From an optimization exercise on the open Yosys and OpenROAD flow, aimed at small area; shortcuts taken in it are not production practice.
Function was checked by simulation only, so behaviour that the tests miss may differ from the original.
Not every run is shown, and edits may drop behaviour that the tests do not exercise.
No activity file was given, so power comes from the tool's default toggle rates.

<file path="flow/run.sh">
#!/bin/bash
# synth_recipe.tcl (not shown) runs the flow's synth.tcl, then flattens the netlist and writes it again
# the make line also repeats each setting of config.mk as NAME=value (left out here)
make -C /OpenROAD-flow-scripts/flow DESIGN_CONFIG=/design/flow/config.mk WORK_HOME=/design/flow/orfs CLKGATE_MAP_FILE= SYNTH_SCRIPT=/design/flow/synth_recipe.tcl finish
</file>
<file path="flow/config.mk">
export PLATFORM = sky130hd
export DESIGN_NAME = Project2_top
export DESIGN_NICKNAME = Project2_top
export VERILOG_FILES = /design/flow/design.v
export SDC_FILE = /design/flow/constraint.sdc
export NUM_CORES = 4
export LEC_CHECK = 0
export CAP_MARGIN = 20
export CORE_MARGIN = 2
export CORE_UTILIZATION = 40
export SLEW_MARGIN = 20
</file>
<file path="flow/constraint.sdc">
create_clock -name core_clock -period 10.0 [get_ports {Clk_10M}]
set_input_delay 2.0000 -clock core_clock [delete_from_list [all_inputs] [get_ports {Clk_10M}]]
set_output_delay 2.0000 -clock core_clock [all_outputs]
set_load 0.01 [all_outputs]
</file>
<file path="flow/design.v">
module Clock_divider(inClock, reset, tick);
	input inClock;
	input reset;
	output tick;
	reg outClock;
	reg [13:0] countTo;
	assign tick = (countTo == 49) && !outClock;
	always @ (posedge inClock)
	begin
		if(reset)
		begin
			countTo  <= 0;
			outClock <= 0;
		end
		else
		begin
			countTo <= countTo + 1;
			if(countTo == 49)
			begin
				countTo  <= 0;
				outClock <= ~outClock;
			end
		end
	end
endmodule
module LFSR( clock, reset, tick, state, rando);
	input 			  clock;
	input 			  reset;
	input 			  tick;
	input 	  [1:0] state;
	output reg [8:0] rando;
	wire feedback = (rando[8] ^ rando[4]) || (rando == 0);
	always @ (posedge clock)
	begin
		if(reset)
		begin
			rando <= 0;
		end
		else if(tick && state == 1)
		begin
			rando <= {rando[7:0],feedback};
		end
	end
endmodule
module Count_down(clock, reset, tick, start, state, done);
	input    		clock;  
	input    		reset;  
	input    		tick;   
	input    [8:0] start;  
	input    [1:0] state;  
	output reg     done;   
	reg      [8:0] count;     
	always @ (posedge clock)
	begin
		if(reset)
		begin
			count <= 0;
			done  <= 0;
		end
		else if(tick)
		begin
			if(state == 1)
			begin
				count <= start;
			end
			if(state != 2)
			begin
				done <= 0;
			end
			if(state == 2)
			begin
				if(count == 0)
				begin
					done <= 1;
				end
				else
				begin
					count <= count - 1;
				end
			end
		end
	end
endmodule
module Count_up(clock, reset, tick, state, count);
	input             clock;
	input             reset;
	input             tick;
	input 	  [ 1:0] state;
	output reg [19:0] count;
	reg [19:0] next;
	always @ (*)
	begin
		next = count + 1;
		if(next[3:0] == 10)
		begin
			next[3:0] = 0;
			next[7:4] = next[7:4] + 1;
		end
		if(next[7:4] == 10)
		begin
			next[7:4] = 0;
			next[11:8] = next[11:8] + 1;
		end
		if(next[11:8] == 10)
		begin
			next[11: 8] = 0;
			next[15:12] = next[15:12] + 1;
		end
		if(next[15:12] == 10)
		begin
			next[15:12] = 0;
			next[19:16] = next[19:16] + 1;
		end
		if(next[19:16] == 10)
		begin
			next[19:16] = 0;
		end
	end
	always @ (posedge clock)
	begin
		if(reset)
		begin
			count <= 0;
		end
		else if(tick)
		begin
			if(state == 2)
			begin
				count <= 0;
			end
			else if (state == 3)
			begin
				count <= next;
			end
		end
	end
endmodule
module Seven_Seg(
	input [3:0] val,
	input noDecimal,
	input [1:0] enable,
	output reg [7:0] HEXX
	);
	always @ (*)
	begin
		if(enable == 1)
		begin
			case(val)
				0:  HEXX [7:0] = {noDecimal,7'b1000000};
				1:  HEXX [7:0] = {noDecimal,7'b1111001};
				2:  HEXX [7:0] = {noDecimal,7'b0100100};
				3:  HEXX [7:0] = {noDecimal,7'b0110000};
				4:  HEXX [7:0] = {noDecimal,7'b0011001};
				5:  HEXX [7:0] = {noDecimal,7'b0010010};
				6:  HEXX [7:0] = {noDecimal,7'b0000010};
				7:  HEXX [7:0] = {noDecimal,7'b1111000};
				8:  HEXX [7:0] = {noDecimal,7'b0000000};
				9:  HEXX [7:0] = {noDecimal,7'b0010000};
				10: HEXX [7:0] = {noDecimal,7'b0001000};
				11: HEXX [7:0] = {noDecimal,7'b0000011};
				12: HEXX [7:0] = {noDecimal,7'b1000110};
				13: HEXX [7:0] = {noDecimal,7'b0100001};
				14: HEXX [7:0] = {noDecimal,7'b0000110};
				15: HEXX [7:0] = {noDecimal,7'b0001110};
			endcase
		end
		else
		begin
			HEXX [7:0] = 8'b11111111;
		end
	end
endmodule
module Project2_top( Clk_10M, reset, HEX0, HEX1, HEX2, HEX3, HEX4, HEX5, KEY, LEDR, SW);
	input 		      Clk_10M;
	input 		      reset;
	output     [7:0]  HEX0, HEX1, HEX2, HEX3, HEX4, HEX5;
	input	     [1:0]  KEY;
	output     [9:0]  LEDR;
	input      [9:0]  SW;
	reg deltaKEY;
	wire  tick_1K;
	reg  [1:0] state;
	wire [8:0] countdown;
	reg  [2:0] shifted;
	wire endCD;
	reg  [19:0] BCDHighScore;
	wire [19:0] BCDCurrentScore;
	wire [19:0] DISPLAY;
	Clock_divider cdiv1(Clk_10M, reset, tick_1K);
	LFSR rand1(Clk_10M, reset, tick_1K, state, countdown);
	always @ (posedge Clk_10M)
	begin
		if(reset)
		begin
			shifted <= 0;
		end
		else if(!countdown[8])
		begin
			shifted <= countdown[7:5];
		end
	end
	Count_down cdow1(Clk_10M, reset, tick_1K, countdown, state, endCD);
	Count_up   cup1(Clk_10M, reset, tick_1K, state, BCDCurrentScore);
	assign DISPLAY = SW[9] ? BCDHighScore : BCDCurrentScore;
	Seven_Seg SS0(DISPLAY[ 3: 0],1'b1,state,HEX0);
	Seven_Seg SS1(DISPLAY[ 7: 4],1'b1,state,HEX1);
	Seven_Seg SS2(DISPLAY[11: 8],1'b1,state,HEX2);
	Seven_Seg SS3(DISPLAY[15:12],1'b0,state,HEX3);
	Seven_Seg SS4(DISPLAY[19:16],1'b1,state,HEX4);
	Seven_Seg SS5({2'b00,state},1'b1,2'd1,HEX5);
	assign LEDR = (state == 3) ? (10'd1 << shifted) : 10'd0;
	always @ (posedge Clk_10M)
	begin
		if(reset)
		begin
			state    <= 0;
			deltaKEY <= 0;
		end
		else if (!KEY[1])
		begin
			state <= 1;
		end
		else if(state == 0)
		begin
			BCDHighScore <= 99999;
			state <= 1;
		end
		else if(state == 1)
		begin
			if(!KEY[0])
			begin
				deltaKEY <= 1;
			end
			else if(deltaKEY)
			begin
				deltaKEY <= 0;
				state    <= 2;
			end
		end
		else if(state == 2)
		begin
			if(endCD && !(SW & 1 << shifted))
			begin
				state <= 3;
			end
		end
		else if(state == 3)
		begin
			if(SW & 1 << shifted)
			begin
				state <= 1;
				if(BCDHighScore > BCDCurrentScore)
				begin
					if(BCDCurrentScore == 0)
						BCDHighScore <= 99999;
					else
						BCDHighScore <= BCDCurrentScore;
				end
			end
		end
	end
endmodule
</file>
==> run_1/blocks.png <==
Scale: 3 px per um. Other sequential cells in the stronger gray, the rest of the logic in the fainter gray.
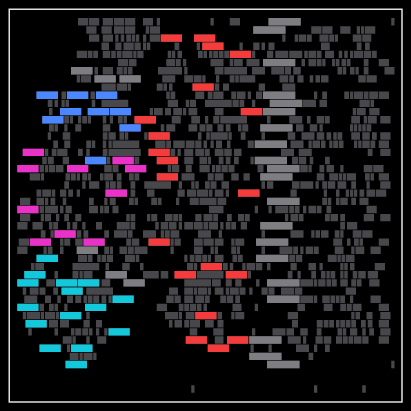
| scope | color | flops |
|---|---|---|
| cdiv1 | cyan | 15 |
| rand1 | blue | 9 |
| cdow1 | magenta | 10 |
| cup1 | red | 20 |
fin util: 0.4695
Finished Layout Cells: 1,110

==> run_1/route_heat.png <==
Scale: 3 px per um. The die is cut into 26 by 26 equal tiles; white is low, dark blue is high, scaled to the fullest tile. Values are wire area over tile area, all layers added.
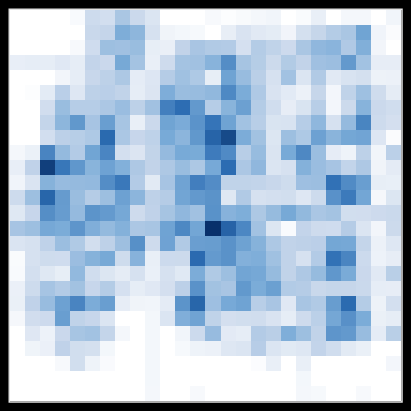
nearly empty tiles: 16%
tiles over half the peak: 15%
fullest tile: 0.53
densest ninth of the die: center

==> run_1/clock_wires.png <==
Scale: 3 px per um.
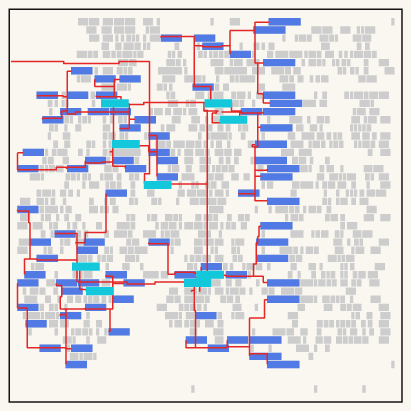
[flip-flops] blue | count: 80
[clock wires] red | length: 1,040 um
[clock-net drivers] cyan | count: 9
routed clock nets: 10
Clock power frac: 0.421
Clock Latency Late Sink: 0.34 ns

==> run_1/closeup.png <==
Window x 23 to 43, y 23 to 43 um. Cells in gray, sequential cells in the stronger gray; small squares are vias.
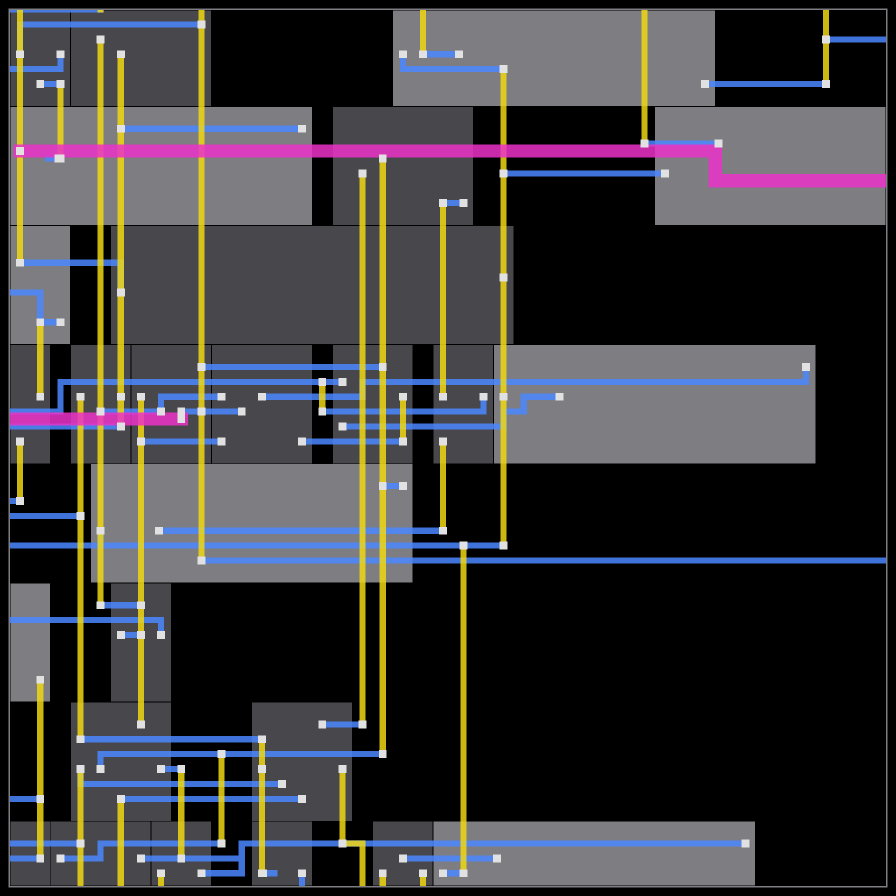
| layer | color |
|---|---|
| M1 | blue |
| M3 | magenta |
| M2 | yellow |
netlist names of flops here include: cdiv1.countTo (4), state (2)
cells with their middle in the window: 22
sequential cells in the window: 6
most frequent: dfxtp_1 (6), nor2_1 (4), nand2_1 (3)

[run 1: flip-flops by register name, summed over array words and instances (netlist names)]
register / flops
BCDHighScore: 20
cdiv1.countTo: 14
cdiv1.outClock: 1
cdow1.count: 9
cdow1.done: 1
cup1.count: 20
deltaKEY: 1
rand1.rando: 9
shifted: 3
state: 2
[run 1: metrics by stage]
stage	worst slack [ns]	total power [mW]
5_1_grt	3.120	0.8262
2_1_floorplan	4.502	0.4163
4_1_cts	3.438	0.7982
3_5_place_dp	3.440	0.4633
6_report	3.438	0.7888
3_3_place_gp	3.426	0.4633
[run 1: routing by layer]
layer / global-route usage / wire length (um) / vias to the layer above
li1: - / - / 3140
met1: 0.2496 / 7443 / 2736
met2: 0.2901 / 6911 / 137
met3: 0.02891 / 661 / 13
met4: 0.04318 / 188 / 0
met5: 0 / 0 / -
[run 1: logic make-up after synthesis]
logic type,share of synthesized area
AOI/OAI and AO/OA,0.2316
xor gates and xnor gates,0.06792
adders and majority gates,0.06851
buffers and inverters,0.05754
DFF,0.2819
muxes,0.02114
other,0.001175
and+or+nand+nor,0.2703
[run 1: tightest hold or removal path: cells and delay by family, from the launching register on]
family             cells  cell delay, ns
AOI/OAI and AO/OA      1            0.05
DFF                    1            0.32
and+or+nand+nor        1            0.06
[run 1: placed cells by master, fill, tap and decap left out, types with 6 or more instances in the layout]
master           count
a211oi_1            12
a21o_1              11
a21oi_1             47
a31oi_1              8
and2_1               6
and3_1              10
clkbuf_16            9
clkdlybuf4s50_1     61
conb_1               8
dfxtp_1             60
edfxtp_1            20
ha_1                34
inv_1               28
mux2i_1             11
nand2_1             98
nand2b_1            16
nand3_1             25
nand4_1             11
nor2_1             113
nor2b_1              9
nor3_1              34
nor4_1              12
o211ai_1             9
o21a_1              21
o21ai_0             60
o21ai_1             12
o221ai_1            17
or3_1                8
xnor2_1             37
xor2_1              10
[run 1: power breakdown]
group          total [mW]  switching [mW]  internal, mW
Clock               0.332           0.131         0.201
Combinational       0.120          0.0660        0.0541
Sequential          0.336         0.00257         0.334
==> results_dict.tcl, run 1 <==
set metrics [dict create \
    grt_pass1_vias 5250 \
    synth_top_cell_by_area "dfxtp_1" \
    skew_ns 0.007054 \
    grt.overflow.total 0 \
    avgViaCountPerCell 5.429 \
    seqCellArea_um2 1802 \
    drt_iter0_markers 219 \
    hold_violations 0 \
    htree_levels 3 \
    die_w_um 130.4 \
    yosysMostFrequentCell "nor2_1" \
    yosys_register_bits 80 \
    drt_first_pass_iters 4 \
    holdWs_ns 0.4725 \
    place.gp.congestion 0.8617 \
    multi_input_gates 697 \
    peakVddDrop_mv 0.09097 \
    diodes 0 \
    fmaxAchievable_mhz 152.4 \
    ioPinCount 72 \
    critical_path_class "in2out" \
    antenna_left 0 \
    status "finished clean" \
    fin_area_um2 7405 \
    yosysUniqueCellTypes 67 \
    cts_sinks 80 \
    async_flop_share 0 \
    critical_path.slowest_cell "mux2i_1" \
    postSynthAreaPerCell_um2 7.468 \
    clock_buffers 10 \
    drc 0 \
    hold_end "cdiv1.outClock$_SDFFE_PP0N_" \
    startpoint "SW[9]" \
    worstRegToRegCells 12 \
    grt_setup_unrepaired "no" \
    die_y_um 130.4 \
    hold-path-cell-count 2 \
    yosys-top-cells-area "dfxtp_1, edfxtp_1, ha_1" \
    buf_share 0.08719 \
    fill_cells 1619 \
    min_period_ns 6.562 \
    placed_cell_area_um2 7097 \
    slew_viol_final 0 \
    synthesis.area_um2 6392 \
    clk_pin_slew_worst_paths_ns 0.06 \
    n_all_buffers 66 \
    max_slew_margin 0.3523 \
    r2r_slack_ns 5.36 \
    worstSetupStartpointType "input port" \
    crit_chain "buf_2 -> mux2i_1 -> nand3_1 -> and3_1 -> o21ai_0 -> clkdlybuf4s50_1" \
    cap_violations 0 \
]
==> run_1/congestion_map.png <==
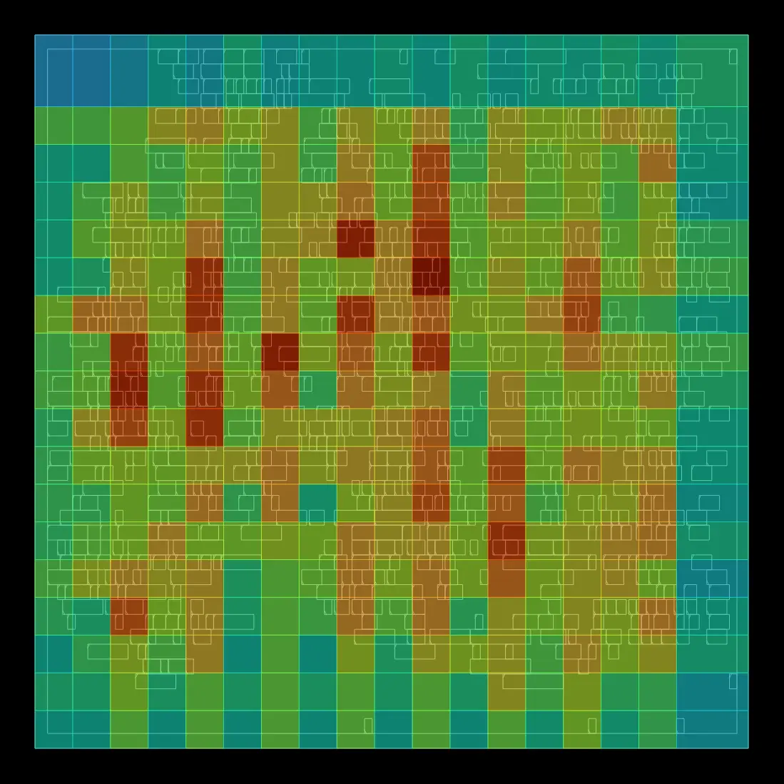

## Run 2: files that changed since run 1, shown whole
==> flow/design.v <==
module Clock_divider(inClock, reset, tick);
	input inClock;
	input reset;
	output tick;
	reg       half;
	reg [5:0] cnt;
	wire wrap = &cnt;
	assign tick = wrap && !half;
	always @ (posedge inClock)
	begin
		if(reset)
		begin
			cnt  <= 6'd14;
			half <= 0;
		end
		else
		begin
			cnt <= wrap ? 6'd14 : cnt + 6'd1;
			if(wrap)
				half <= ~half;
		end
	end
endmodule
module LFSR( clock, reset, tick, s1, rando);
	input 			  clock;
	input 			  reset;
	input 			  tick;
	input 			  s1;
	output reg [8:0] rando;
	wire feedback = (rando[8] ^ rando[4]) || (rando == 0);
	always @ (posedge clock)
	begin
		if(reset)
			rando <= 0;
		else if(tick && s1)
			rando <= {rando[7:0],feedback};
	end
endmodule
module Count_down(clock, reset, tick, start, s1, s2, done);
	input          clock;
	input          reset;
	input          tick;
	input    [8:0] start;
	input          s1;
	input          s2;
	output reg     done;
	reg      [8:0] count;
	always @ (posedge clock)
	begin
		if(reset)
		begin
			count <= 0;
			done  <= 0;
		end
		else if(tick)
		begin
			if(s1)
				count <= start;
			else if(s2 && count != 0)
				count <= count - 1;
			done <= s2 && (count == 0);
		end
	end
endmodule
module Count_up(clock, reset, tick, s2, s3, count);
	input             clock;
	input             reset;
	input             tick;
	input             s2;
	input             s3;
	output reg [19:0] count;
	reg [19:0] next;
	reg        c;
	reg  [3:0] d;
	integer    i;
	always @ (*)
	begin
		c = 1'b1;
		for (i = 0; i < 5; i = i + 1)
		begin
			d = count[4*i +: 4];
			next[4*i + 0] = d[0] ^ c;
			next[4*i + 1] = d[1] ^ (c & d[0] & !d[3]);
			next[4*i + 2] = d[2] ^ (c & d[0] & d[1]);
			next[4*i + 3] = d[3] ^ (c & d[0] & (d[3] | (d[1] & d[2])));
			c = c & d[0] & d[3];
		end
	end
	always @ (posedge clock)
	begin
		if(reset)
			count <= 0;
		else if(tick)
		begin
			if(s2)
				count <= 0;
			else if(s3)
				count <= next;
		end
	end
endmodule
module Seven_Seg(
	input [3:0] val,
	input en,
	output reg [6:0] HEXX
	);
	always @ (*)
	begin
		if(en)
		begin
			case(val)
				0:  HEXX = 7'b1000000;
				1:  HEXX = 7'b1111001;
				2:  HEXX = 7'b0100100;
				3:  HEXX = 7'b0110000;
				4:  HEXX = 7'b0011001;
				5:  HEXX = 7'b0010010;
				6:  HEXX = 7'b0000010;
				7:  HEXX = 7'b1111000;
				8:  HEXX = 7'b0000000;
				9:  HEXX = 7'b0010000;
				10: HEXX = 7'b0001000;
				11: HEXX = 7'b0000011;
				12: HEXX = 7'b1000110;
				13: HEXX = 7'b0100001;
				14: HEXX = 7'b0000110;
				default: HEXX = 7'b0001110;
			endcase
		end
		else
			HEXX = 7'b1111111;
	end
endmodule
module Project2_top( Clk_10M, reset, HEX0, HEX1, HEX2, HEX3, HEX4, HEX5, KEY, LEDR, SW);
	input 		      Clk_10M;
	input 		      reset;
	output     [7:0]  HEX0, HEX1, HEX2, HEX3, HEX4, HEX5;
	input	     [1:0]  KEY;
	output     [9:0]  LEDR;
	input      [9:0]  SW;
	reg         deltaKEY;
	wire        tick_1K;
	reg  [1:0]  state;
	wire [8:0]  countdown;
	reg  [2:0]  shifted;
	wire        endCD;
	reg  [19:0] BCDHighScore;
	wire [19:0] BCDCurrentScore;
	wire [19:0] DISPLAY;
	wire s0 = (state == 2'd0);
	wire s1 = (state == 2'd1);
	wire s2 = (state == 2'd2);
	wire s3 = (state == 2'd3);
	Clock_divider cdiv1(Clk_10M, reset, tick_1K);
	LFSR rand1(Clk_10M, reset, tick_1K, s1, countdown);
	always @ (posedge Clk_10M)
	begin
		if(reset)
			shifted <= 0;
		else if(!countdown[8])
			shifted <= countdown[7:5];
	end
	Count_down cdow1(Clk_10M, reset, tick_1K, countdown, s1, s2, endCD);
	Count_up   cup1(Clk_10M, reset, tick_1K, s2, s3, BCDCurrentScore);
	assign DISPLAY = SW[9] ? BCDHighScore : BCDCurrentScore;
	Seven_Seg SS0(DISPLAY[ 3: 0], s1, HEX0[6:0]);
	Seven_Seg SS1(DISPLAY[ 7: 4], s1, HEX1[6:0]);
	Seven_Seg SS2(DISPLAY[11: 8], s1, HEX2[6:0]);
	Seven_Seg SS3(DISPLAY[15:12], s1, HEX3[6:0]);
	Seven_Seg SS4(DISPLAY[19:16], s1, HEX4[6:0]);
	assign HEX0[7] = 1'b1;
	assign HEX1[7] = 1'b1;
	assign HEX2[7] = 1'b1;
	assign HEX3[7] = ~s1;
	assign HEX4[7] = 1'b1;
	assign HEX5 = {1'b1, ~state[1], state[1] | state[0], state[0],
	               ~state[1] & state[0], state[1] & ~state[0], 1'b0,
	               ~state[1] & state[0]};
	assign LEDR = s3 ? (10'd1 << shifted) : 10'd0;
	wire swled = SW[shifted];
	wire cur_zero = (BCDCurrentScore == 20'd0);
	wire ld_st0   = !reset && KEY[1] && s0;
	wire ld_st3   = !reset && KEY[1] && s3 && swled && (BCDHighScore > BCDCurrentScore);
	always @ (posedge Clk_10M)
	begin
		if(ld_st0 || (ld_st3 && cur_zero))
			BCDHighScore <= 20'h1869F;
		else if(ld_st3)
			BCDHighScore <= BCDCurrentScore;
	end
	always @ (posedge Clk_10M)
	begin
		if(reset)
		begin
			state    <= 0;
			deltaKEY <= 0;
		end
		else if (!KEY[1])
			state <= 1;
		else if(s0)
			state <= 1;
		else if(s1)
		begin
			if(!KEY[0])
				deltaKEY <= 1;
			else if(deltaKEY)
			begin
				deltaKEY <= 0;
				state    <= 2;
			end
		end
		else if(s2)
		begin
			if(endCD && !swled)
				state <= 3;
		end
		else
		begin
			if(swled)
				state <= 1;
		end
	end
endmodule
==> flow/config.mk <==
export PLATFORM = sky130hd
export DESIGN_NAME = Project2_top
export DESIGN_NICKNAME = Project2_top
export VERILOG_FILES = /design/flow/design.v
export SDC_FILE = /design/flow/constraint.sdc
export NUM_CORES = 4
export LEC_CHECK = 0
export CAP_MARGIN = 20
export CORE_MARGIN = 2
export CORE_UTILIZATION = 40
export CTS_BUF_LIST = sky130_fd_sc_hd__clkbuf_2 sky130_fd_sc_hd__clkbuf_4
export SLEW_MARGIN = 20
==> run_2/congestion_map.png <==
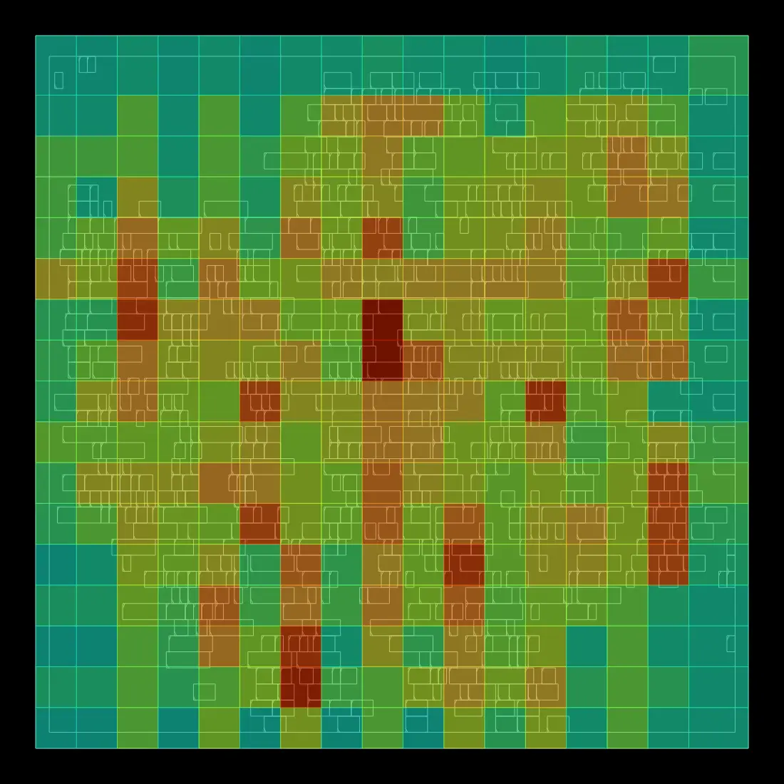
met3 GRT Util: 0.03396
GRT Total Usage: 0.1727

==> results_dict.tcl, run 2 <==
set metrics [dict create \
    htree_levels 3 \
    avgViaCountPerCell 5.370 \
    cap_violations 0 \
    place_ws_ns 3.037 \
    grt_max_degree 63 \
    slew_viol_final 0 \
    critical_path_class "in2out" \
    antenna_left 0 \
    ioPinCount 72 \
    instances_no_fill 910 \
    synthesis.area_um2 5425 \
    synth_top_cell_by_area "dfxtp_1" \
    hold_violations 0 \
    yosysUniqueCellTypes 55 \
    peakVddDrop_mv 0.05387 \
    layout_commonest_cell "nand2_1" \
    drt_iter0_markers 237 \
    grt_setup_unrepaired "no" \
    die_w_um 120.5 \
    fmaxAchievable_mhz 143.8 \
    max_stage_delay_ns 0.87 \
    drt_first_pass_iters 5 \
    largestRegisters "BCDHighScore x20, cup1.count x20" \
    grt.overflow.total 0 \
    cts_sinks 72 \
    yosysMostFrequentCell "nand2_1" \
    drc 0 \
    area_delta_synth_final_pct 14.81 \
    die_y_um 120.5 \
    clock_latency_ns 0.42 \
    place.gp.congestion 0.8280 \
    clk_pin_slew_worst_paths_ns 0.11 \
    final_core_util 0.4703 \
    yosys_register_bits 72 \
    critical_path.slowest_cell "mux2i_1" \
    postSynthAreaPerCell_um2 7.806 \
    dp.cells 894 \
    max_slew_margin 0.3310 \
    diodes 0 \
    async_flop_share 0 \
    skew_ns 0.01805 \
    min_period_ns 6.955 \
    crit_chain "clkdlybuf4s50_1 -> buf_4 -> mux2i_1 -> mux4_2 -> nand2b_1 -> clkdlybuf4s50_1" \
    grt_pass1_vias 4646 \
    status "finished clean" \
    mostFrequentLayoutCells "nand2_1, dfxtp_1, nor2_1" \
    holdWs_ns 0.4592 \
    yosys-top-cells-area "dfxtp_1, ha_1, nand2_1" \
    setup_slack_ns 3.045 \
]
==> run_2/blocks.png <==
Scale: 3 px per um. Other sequential cells in the stronger gray, the rest of the logic in the fainter gray.
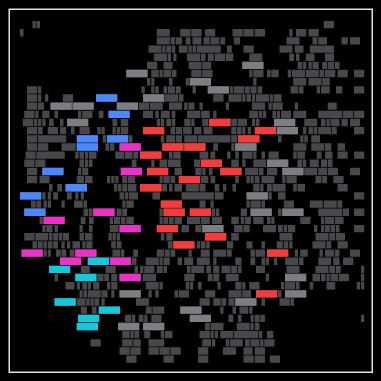
| scope | color | flops |
|---|---|---|
| rand1 | blue | 9 |
| cup1 | red | 20 |
| cdiv1 | cyan | 7 |
| cdow1 | magenta | 10 |

run 2: changes by cell type after synthesis, moves of 12 or more:
| cell | delta |
|---|---|
| nor2_1 | -48 |
| o21ai_0 | -29 |
| nor3_1 | -27 |
| xnor2_1 | -26 |
| ha_1 | +25 |
| mux2i_1 | +24 |
| edfxtp_1 | -20 |
| inv_1 | +16 |
| clkbuf_1 | -12 |
| dfxtp_1 | +12 |
run 2: final timing paths:
kind	start	to	slack, ns	cells after the start
max	SW[9]	HEX0[3]	3.05	6
min	cdiv1.cnt[0]$_SDFF_PP0_	cdiv1.cnt[0]$_SDFF_PP0_	0.46	1
max reg2reg	cup1.count[0]$_SDFFE_PP0P_	cup1.count[19]$_SDFFE_PP0P_	7.12	11
min reg2reg	cdiv1.cnt[0]$_SDFF_PP0_	cdiv1.cnt[0]$_SDFF_PP0_	0.46	1
run 2: kinds of logic after synthesis:
| logic type | count (synthesis) | share of synthesized area |
|---|---|---|
| AOI/OAI and AO/OA | 145 | 0.1725 |
| xor gates and xnor gates | 14 | 0.02260 |
| adders and majority gates | 60 | 0.1384 |
| buffers and inverters | 92 | 0.07495 |
| DFF | 72 | 0.2657 |
| muxes | 43 | 0.09756 |
| other | 2 | 0.001384 |
| and+or+nand+nor | 267 | 0.2269 |
run 2: per-layer routing:
metal	track usage	share of wire	up-vias
met5	0	0	-
met3	0.03396	0.041	11
met4	0.03416	0.0081	0
met1	0.2152	0.47	2305
met2	0.3090	0.49	97
li1	-	-	2474
run 2: area by class of cell:
cell class / instances / area, um^2
fillers: 1319 / 7014
clock buffers: 11 / 82.58
multi-input cells: 537 / 3605
flip-flops and latches: 72 / 1441
repair buffers: 65 / 643.1
clock inverters: 5 / 71.32
inverters: 44 / 165.2
well taps: 176 / 220.2
run 2: where the power goes:
| part | total [mW] | switching [mW] | internal, mW |
|---|---|---|---|
| combinational | 0.102 | 0.0526 | 0.0497 |
| clock | 0.205 | 0.100 | 0.105 |
| sequential | 0.293 | 0.00279 | 0.290 |
| total | 0.600 | 0.156 | 0.444 |
run 2: stage by stage:
step,cell area (um^2),power (mW)
after floorplan,5448,0.3615
after global placement,6072,0.3997
after detailed placement,6072,0.4021
after CTS,6226,0.6072
after global routing,6228,0.6273
final,6228,0.6002
run 2: critical path, delay by kind of cell:
kind	cells	cell delay, ns
simple gates	1	0.15
buf+inv	3	1.33
mux	2	1.46
==> run_2/clock_wires.png <==
Scale: 3 px per um.
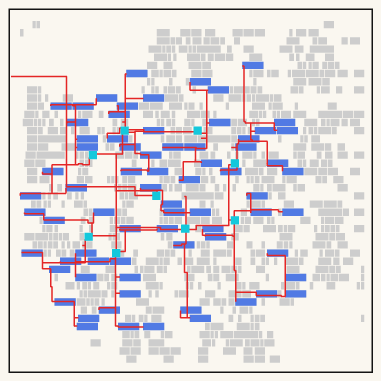

==> run 3, diff against run 2 <==
--- a/flow/config.mk
+++ b/flow/config.mk
@@ -10,3 +10,2 @@
 export CORE_UTILIZATION = 40
-export CTS_BUF_LIST = sky130_fd_sc_hd__clkbuf_2 sky130_fd_sc_hd__clkbuf_4
 export SLEW_MARGIN = 20
==> run_3/clock_wires.png <==
Scale: 3 px per um.
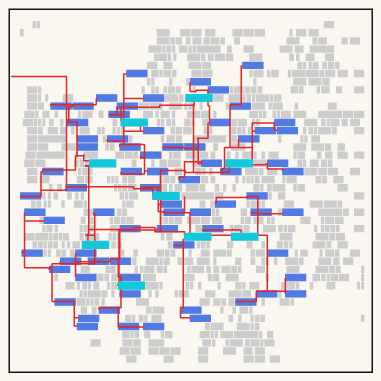
[clock wires] red | length: 1,010 um
[clock-net drivers] cyan | count: 9
[flip-flops] blue | count: 72
routed clock nets: 10

==> results_dict.tcl, run 3 <==
set metrics [dict create \
    status "finished clean" \
    mostFrequentLayoutCells "nand2_1, dfxtp_1, nor2_1" \
    yosysMostFrequentCell "nand2_1" \
    max_slew_margin 0.3313 \
    antenna_left 0 \
    largestRegisters "BCDHighScore x20, cup1.count x20" \
    pwr-share-comb 0.136 \
    diodes 0 \
    ioPinCount 72 \
    r2r-start "cup1.count[0]$_SDFFE_PP0P_" \
    holdWs_ns 0.4507 \
    hp-start "cdiv1.cnt[0]$_SDFF_PP0_" \
    min_period_ns 6.949 \
    clock_latency_ns 0.34 \
    r2r_slack_ns 7.14 \
    cts_sinks 72 \
    critical_path.slowest_cell "mux2i_1" \
    layout_commonest_cell "nand2_1" \
    synthesis.area_um2 5425 \
    hold_end "cdiv1.cnt[0]$_SDFF_PP0_" \
    p_clk_frac 0.475 \
    swShare 0.2310 \
    worstRegToRegCells 11 \
    htree_levels 3 \
    fill_cells 1297 \
    track_usage 0.1754 \
    total_power_uw 752.8 \
    cellInternalPower_uw 578.9 \
    drc 0 \
    hold-path-cell-count 1 \
    multi_input_area_um2 3605 \
    skew_ns 0.004808 \
    drt_first_pass_iters 5 \
    p_seq_frac 0.389 \
    critical_path_class "in2out" \
    async_flop_share 0 \
    die_y_um 120.5 \
    dp.cells 894 \
    max_stage_delay_ns 0.86 \
    avgViaCountPerCell 5.362 \
    crit_chain "clkdlybuf4s50_1 -> buf_4 -> mux2i_1 -> mux4_2 -> nand2b_1 -> clkdlybuf4s50_1" \
    area_delta_synth_final_pct 18.13 \
    startpoint "SW[9]" \
]
==> run_3/blocks.png <==
Scale: 3 px per um. Other sequential cells in the stronger gray, the rest of the logic in the fainter gray.
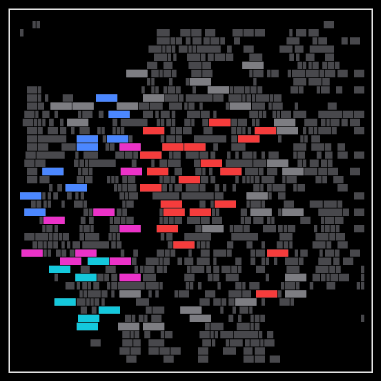
| scope | color | flops |
|---|---|---|
| cup1 | red | 20 |
| cdiv1 | cyan | 7 |
| rand1 | blue | 9 |
| cdow1 | magenta | 10 |

==> run 3: cells by family (layout without fill, tap and decap cells) <==
| group | count (synthesis) | count (layout) | synth area share |
|---|---|---|---|
| muxes | 43 | 43 | 0.09756 |
| xor gates and xnor gates | 14 | 14 | 0.02260 |
| other | 2 | 8 | 0.001384 |
| AOI/OAI and AO/OA | 145 | 145 | 0.1725 |
| DFF | 72 | 72 | 0.2657 |
| adders and majority gates | 60 | 60 | 0.1384 |
| and+or+nand+nor | 267 | 267 | 0.2269 |
| buffers and inverters | 92 | 125 | 0.07495 |
==> run 3: worst max-delay path by stage <==
| stage | end | slack [ns] | cells after the start |
|---|---|---|---|
| finish | HEX0[3] | 3.05 | 6 |
| global placement | HEX0[3] | 3.07 | 6 |
| detailed placement | HEX0[3] | 3.04 | 6 |
| floorplan | HEX0[3] | 3.87 | 8 |
| CTS | HEX0[3] | 3.03 | 6 |
| global route | HEX0[3] | 2.83 | 6 |
==> run 3: through the flow <==
stage	utilization	setup WS, ns	cell area (um^2)
3_3_place_gp	0.4585	3.073	6072
3_5_place_dp	0.4585	3.037	6072
6_report	0.4839	3.051	6409
2_1_floorplan	-	3.874	5448
5_1_grt	0.4839	2.830	6409
4_1_cts	0.4837	3.029	6406
==> run 3: area by class of cell <==
type	instances	area share
Multi-Input combinational cell	537	0.5625
Sequential cell	72	0.2249
Timing Repair Buffer	65	0.1004
Clock buffer	14	0.04276
Tap cell	176	0.03436
Inverter	44	0.02577
Clock inverter	2	0.009371
==> run 3: routing by layer <==
metal | global-route usage | up-vias | part of all wire
met5 | 0 | - | 0
met4 | 0.04869 | 0 | 0.014
met3 | 0.03208 | 15 | 0.040
met2 | 0.3093 | 104 | 0.48
met1 | 0.2183 | 2283 | 0.46
li1 | - | 2477 | -
==> run 3: power groups by stage <==
stage / clock network, mW / logic [mW] / registers (mW)
floorplan: 0 / 0.0630 / 0.299
global placement: 0 / 0.101 / 0.299
detailed placement: 0 / 0.103 / 0.299
CTS: 0.365 / 0.103 / 0.293
global route: 0.377 / 0.112 / 0.293
finish: 0.357 / 0.102 / 0.293
==> run 3: critical path, delay by kind of cell <==
| family | cells | cell delay (ns) |
|---|---|---|
| muxes | 2 | 1.45 |
| buffers and inverters | 3 | 1.33 |
| and+or+nand+nor | 1 | 0.15 |

## what the ideal ports hide
The flow's constraints put no driver on any port. The routed layouts listed below were extracted and timed again, unchanged, in two steps. Step 1 sets driving cells, clkbuf_16 on the clock port and buf_2 on the other inputs (assumed; they add their load-dependent delay and slew). Step 2 moves the port delays by t, midway between the first and last clock arrival at a register: inputs arrive t later, outputs are due t later. That takes back most of the time a late clock gives input paths. Three values: ideal ports, drivers, drivers and shift; two values: the first two.
| run | t, ns | slack for setup (ns) | worst setup path after step 2 |
|---|---|---|---|
| run 1 | 0.368 | 3.438 / 3.410 / 3.410 | input to output |
| run 2 | 0.440 | 3.045 / 3.021 / 3.021 | input to output |
| run 3 | 0.369 | 3.051 / 3.027 / 3.027 | input to output |
After both steps setup and hold are still met in every run listed. The setup slack of run 1, which loses most, moves by -0.028 ns with the drivers and by -0.028 ns with both steps.
